This design comes from an exercise in tuning for small area on the open sky130 flow, not from production work. Only simulation tests tie the RTL to the original design; equivalence was not proved.

==> flow/design.v <==
`timescale 1ns / 1ps
module conv1D(
    input wire  M_AXIS_ACLK,
    input wire  M_AXIS_ARESETN,
    input wire  S_AXIS_ACLK,
	input wire  S_AXIS_ARESETN,
    output wire  M_AXIS_TVALID,  
    output wire [15:0] M_AXIS_TDATA,  
    output wire [1:0] M_AXIS_TKEEP, 
    output wire  M_AXIS_TLAST,  
    input wire  M_AXIS_TREADY,  
    output wire  S_AXIS_TREADY,  
    input wire [15:0] S_AXIS_TDATA,  
    input wire [1:0] S_AXIS_TKEEP,  
    input wire  S_AXIS_TLAST,  
    input wire  S_AXIS_TVALID  
    );
    reg [2:0] state;
    wire TX, RX, RX_data, RX_last, systolic_advance, new_filt_data, arr_rst, new_data, zero_padding, TX_last;
    assign RX = S_AXIS_TREADY && S_AXIS_TVALID;
    assign TX = M_AXIS_TREADY && M_AXIS_TVALID;  
    assign RX_data = RX && S_AXIS_TKEEP == 3;  
    assign RX_last = RX && S_AXIS_TLAST;
    assign systolic_advance = zero_padding || arr_rst || new_data;  
    assign new_filt_data = (state == 0 || state == 1) && RX_data;
    assign arr_rst = state == 0 && ~RX;
    assign new_data = (state == 2 || state == 3) && RX_data;
    assign zero_padding = state == 4 && TX;  
    assign TX_last = TX_count == data_count + filter_size - 2;
    assign M_AXIS_TVALID = state == 4 || (state == 3 && S_AXIS_TVALID); 
    assign M_AXIS_TKEEP = 3;  
    assign M_AXIS_TLAST = (state == 4) && TX_last; 
    assign S_AXIS_TREADY = M_AXIS_TREADY; 
    reg [15:0] filter[0:31];
    reg [8:0] filter_size;
    always @(posedge S_AXIS_ACLK) begin 
        if (new_filt_data) begin
            filter[0] <= S_AXIS_TDATA;  
            filter_size <= filter_size + 1;
        end
        else if (arr_rst) begin
            filter[0] <= 0;  
            filter_size <= 0;
        end
    end
    genvar i;
    generate
    for (i=1; i<32; i=i+1) begin
        always @(posedge S_AXIS_ACLK) if (new_filt_data || arr_rst) filter[i] <= filter[i-1];  
    end
    endgenerate
    reg [15:0] data[0:31];
    reg [31:0] data_count;
    reg [31:0] TX_count;
    always @(posedge S_AXIS_ACLK) begin
        if (new_data) begin 
            data[0] <= S_AXIS_TDATA;  
            data_count <= data_count+1;
        end
        if (zero_padding || arr_rst) data[0] <= 0;  
        if (arr_rst) data_count <= 0;
        if (TX) TX_count <= TX_count + 1;
        if (arr_rst) TX_count <= 0;
        if (!S_AXIS_ARESETN) begin  
            data_count <= 0;
            TX_count <= 0;
        end
    end
    generate
    for (i=1; i<32; i=i+1) begin
        always @(posedge S_AXIS_ACLK) if (systolic_advance) data[i] <= data[i-1];  
    end
    endgenerate
    reg [15:0] products[0:31];
    reg [15:0] L0sums[0:15];
    reg [15:0] L1sums[0:7];
    reg [15:0] L2sums[0:3];
    reg [15:0] L3sums[0:1];
    assign M_AXIS_TDATA = L3sums[0] + L3sums[1];
    generate
        for (i=0; i<32; i=i+1) begin always @(posedge S_AXIS_ACLK) if (systolic_advance) products[i] <= data[i]*filter[i]; end
        for (i=0; i<16; i=i+1) begin always @(posedge S_AXIS_ACLK) if (systolic_advance) L0sums[i] <= products[i*2] + products[i*2 + 1]; end
        for (i=0; i<8; i=i+1) begin always @(posedge S_AXIS_ACLK) if (systolic_advance) L1sums[i] <= L0sums[i*2] + L0sums[i*2 + 1]; end
        for (i=0; i<4; i=i+1) begin always @(posedge S_AXIS_ACLK) if (systolic_advance) L2sums[i] <= L1sums[i*2] + L1sums[i*2+1]; end
        for (i=0; i<2; i=i+1) begin always @(posedge S_AXIS_ACLK) if (systolic_advance) L3sums[i] <= L2sums[i*2] + L2sums[i*2+1]; end
    endgenerate
    always @(posedge S_AXIS_ACLK) begin
        if (!S_AXIS_ARESETN) state <= 0; else begin  
        if (state == 0 && RX_data) state <= 1;  
        if (state == 1 && RX_last) state <= 2;  
        if (state == 2 && data_count == 5 && RX_data) state <= 3;  
        if (state == 3 && RX_last) state <= 4;  
        if (state == 4 && TX && TX_last) state <= 0;  
        end
    end
endmodule
==> flow/run.sh <==
#!/bin/bash
# synth_recipe.tcl (not shown) runs the flow's synth.tcl, then flattens the netlist and writes it again
# the make line also repeats each setting of config.mk as NAME=value (left out here)
make -C /OpenROAD-flow-scripts/flow DESIGN_CONFIG=/design/flow/config.mk WORK_HOME=/design/flow/orfs CLKGATE_MAP_FILE= SYNTH_SCRIPT=/design/flow/synth_recipe.tcl finish
==> flow/config.mk <==
export PLATFORM = sky130hd
export DESIGN_NAME = conv1D
export DESIGN_NICKNAME = conv1D
export VERILOG_FILES = /design/flow/design.v
export SDC_FILE = /design/flow/constraint.sdc
export NUM_CORES = 4
export LEC_CHECK = 0
export CAP_MARGIN = 20
export CORE_MARGIN = 2
export CORE_UTILIZATION = 45
export PLACE_DENSITY = 0.6
export SLEW_MARGIN = 20
==> flow/constraint.sdc <==
create_clock -name core_clock -period 15.0 [get_ports {S_AXIS_ACLK}]
set_input_delay 3.0000 -clock core_clock [delete_from_list [all_inputs] [get_ports {S_AXIS_ACLK}]]
set_output_delay 3.0000 -clock core_clock [all_outputs]
set_load 0.01 [all_outputs]
Figure 1. Met4 routing.
Scale: 1 px per um. Supply wires on this layer in gray.
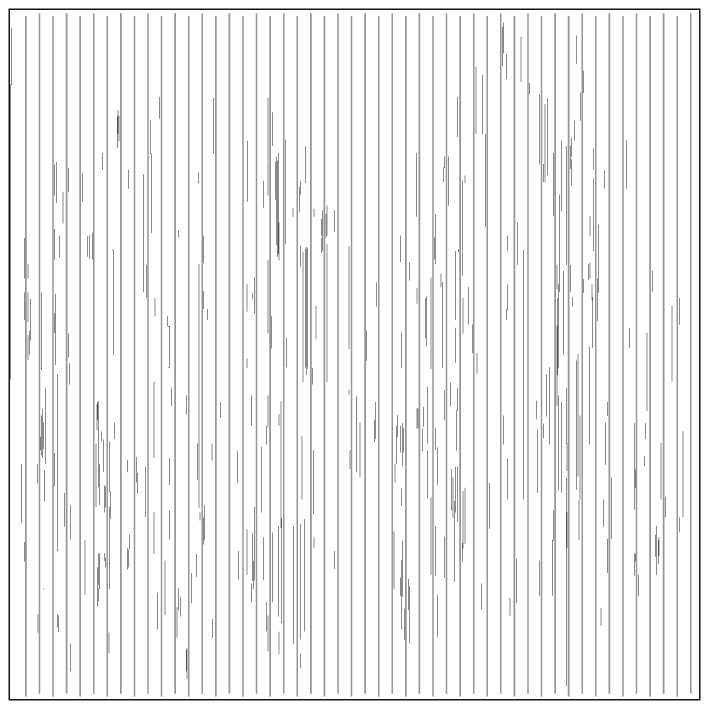
nets with wire on the layer: 231
longest straight run: 294 um
main direction: vertical
share of all routed wire: 3.0%
wire length on this layer: 15000 um

==> flow_summary_export.csv <==
group,metric,value,unit
grt,met3_usage,2.008,%
clock_tree,cts_buffer_depth,4,
layout,design_area,226000,um^2
clock_tree,ctsResizeCount,0,
sta,hold_viol_final,0,
layout,buffers,83,
layout,final_common_cell,"inv_1",
setup_path,cpMostUsedCell,"inv_1",
layout,bufAreaShareNonClock,0.3598,%
job,cap_violations,0,
setup_path,arrival,6.24,ns
synth,yosys.area.top_type,"edfxtp_1",
setup_path,startpoint_type,"flop",
grt,grt_pass1_wl,797.7,mm
sta,worst_pin_slew,1.043,ns
synth,synthArstFlopShare,0,%
setup_path,startpoint,"data_count[1]",
layout,final_layout_size_suffix_gt1_share,2.338,%
setup_path,cp_data_required_time,12.00,ns
floorplanning,die_w,689.0,um
drt,vias,134800,
setup_path,endpoint_kind,"primary output",
sta,period_needed,9.243,ns
drt,top_layer_used,"met5",
floorplanning,boundaryPins,46,
layout,ff_latch_area,61990,um^2
synth,ys_ff_latch,2092,
synth,ys_warn_count,8,
placed_design,port_buffers,41,
layout,multi_input_comb_cells,13910,
layout,top_regs,"data (512), filter (512), products (512)",
drt,ant_nets,0,
floorplanning,dieArea,474700,um^2
sta,tns,0,ns
drt,routed_wl,493.1,mm
layout,fill_cells,42970,
grt,gr-usage-all-layers,21.26,%
clock_tree,numCtsBuffers,242,
floorplanning,core-area,467300,um^2
setup_path,cp_max_fo,5,
placed_design,place_ws,6.695,ns
layout,largest_class,"multi-input gates",
synth,ys_top_cells_by_area,"edfxtp_1, fa_1, ha_1, inv_1, and2_1",
synth,synth-edff-count,2009,
clock_tree,cts_hold_buf,0,
synth,yosys.cell_types.count,74,
grt,antenna_found_initial,14,
sta,period_share,61.62,%
placed_design,gp_congestion,0.8687,
clock_tree,clkSinkCount,2092,
clock_tree,path_clk_slew,0.07,ns
floorplanning,start_util,45.18,%
floorplanning,die_h,689.0,um
layout,clkCellAreaFrac,3.586,%
setup_path,r2r-end,"products[4][15]",
sta,max_freq,0.1082,GHz
min_path,worstHoldEndpoint,"filter[31][15]",
drt,wl_met1,214.5,mm
drt,drc,0,
setup_path,cpPeakStageDelay,0.67,ns
sta,timing.slew.headroom,29.98,%
grt,grt_pass1_vias,142900,
setup_path,reg2reg_slack,9.17,ns
setup_path,worstSetupPathType,"flop to primary output",
layout,nNonClkInverters,3876,
synth,avgSynthCellArea,10.37,um^2
layout,syn_to_final_growth,7.064,%
layout,final_cells,26610,
setup_path,slowest_stage,"clkdlybuf4s50_1",
floorplanning,row_count,251,
drt,dr_wl_met3,19.93,mm
setup_path,reg2reg_depth,19,
grt,grt_busiest_layer,"met2",
layout,sh_seq_area,27.42,%
sta,fin_ws,5.757,ns
clock_tree,cts_root_buf,"clkbuf_16",
setup_path,endpoint,"M_AXIS_TLAST",
setup_path,crit_buf_inv,4,
layout,nFlopsAndLatches,2092,
drt,drt-vias-per-instance,5.066,
clock_tree,h-tree-depth,4,
clock_tree,cts_tree,"yes",
synth,synth_top_area_share,28.57,%
drt,first_pass_iters,5,
sta,setup_viol,0,
grt,grt_max_degree,139,
setup_path,path_depth,16,
sta,rsz0062_at_grt,"no",
grt,use_met1,28.06,%
sta,clock_skew,0.06761,ns
grt,met2_usage,37.21,%
layout,clock_buffers,269,
min_path,min_from,"filter[30][15]",
placed_design,dpl-instance-area,217900,um^2
synth,synth_area,211100,um^2
drt,wl_met2,243.7,mm
outcome,status,"timing/DRC/antenna clean",
placed_design,detailed_place_hpwl,370.7,mm
drt,wl_per_cell,18.53,um
synth,synth_seq_area_share,29.36,%
clock_tree,clk-insertion-delay-late,0.96,ns
layout,fin_nets,24930,
placed_design,dp.cells,26160,
setup_path,path_delay_family,"compound AO/OA/AOI/OAI gates",
min_path,min_path_cells,0,
layout,multi_input_area_share,58.76,%
min_path,min_path_type,"flop to flop",
drt,drtIter0Drc,7208,
floorplanning,nWellTaps,6198,
grt,grt-ovfl-total,0,
setup_path,crit-reg2reg-launch,"filter[4][1]",
synth,synth_ff_type,"edfxtp_1",
clock_tree,cts_setup_buffers,0,
layout,num_antenna_cells,6,
synth,synthCells,20360,
layout,multi_input_area,132800,um^2
setup_path,critical_path.cell_chain,"inv_1 > ha_1 > inv_1 > ha_1 > inv_1 > fa_1 > nor2b_4 > o2111ai_1 > a31oi_1 > a221o_1 > mux2i_1 > a311oi_1 > o2111ai_1 > or4_1 > nor4b_2 > clkdlybuf4s50_1",
layout,final_cell_mix,"inv_1, fa_1, nand2_1",
sta,drv_slew,0,
Figure 2. The metal 2 layer.
Scale: 1 px per um.
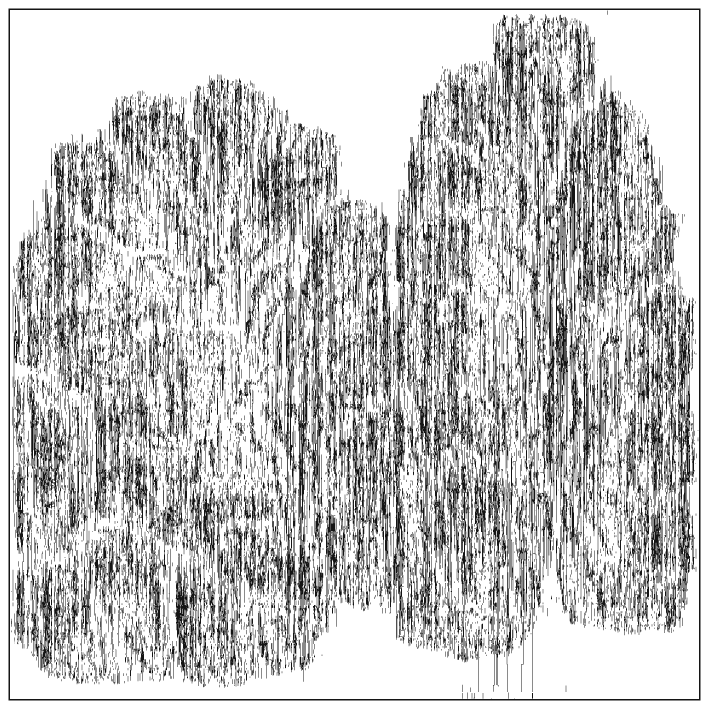
share of all routed wire: 49%
nets with wire on the layer: 20385
main direction: vertical
longest straight run: 208 um
wire length on this layer: 244 mm

==> kinds of logic after synthesis <==
| group | Yosys count | synth area share (%) |
|---|---|---|
| compound gates | 1308 | 4.135 |
| xor+xnor | 1744 | 7.235 |
| fa+ha+maj | 4700 | 37.07 |
| buf+inv | 4359 | 7.760 |
| flops | 2092 | 29.36 |
| mux | 6 | 0.02845 |
| other cells | 1 | 0.001776 |
| simple gates | 6148 | 14.41 |
==> cell usage after synthesis (173+ instances only) <==
master and instances:
and2_1 2205, nand2_1 2488, nor2_1 619, nor2b_1 173
clkbuf_1 469, a21oi_1 382, xnor2_1 1410, ha_1 2108
edfxtp_1 2009, nor3_1 215, o21ai_0 218, fa_1 2592
inv_1 3876, xor2_1 334
==> metrics by stage <==
stage | hold slack, ns | utilization, %
floorplan | 0.4064 | -
global placement | 0.4338 | 46.63
detailed placement | 0.4384 | 46.63
CTS | 0.4527 | 48.37
global route | 0.4726 | 48.37
finish | 0.4518 | 48.37

## port drivers added, routing unchanged
No port has a modelled driver above. Below, the same layout with a new extraction and two added sets of constraints.
Step 1, drivers: a clkbuf_16 drives S_AXIS_ACLK and a buf_2 each remaining input, both assumed.
Step 2 moves the port delays by t, midway between the first and last clock arrival at a register: inputs arrive t later, outputs are due t later. That takes back most of the time a late clock gives input paths.
a / b / c = no drivers / after step 1 / after step 2; a / b = the first two.
t, ns: 1.054
setup WS [ns]: 5.757 / 5.643 / 6.696
hold slack, ns: 0.452 / 0.452 / 0.452
worst setup path after step 2: register to output
slew at the worst register clock pin (ns): 0.07 / 0.07
After both steps this run still meets setup and hold. For this run, drivers alone change the setup slack by -0.114 ns; drivers and shift together by +0.939 ns.
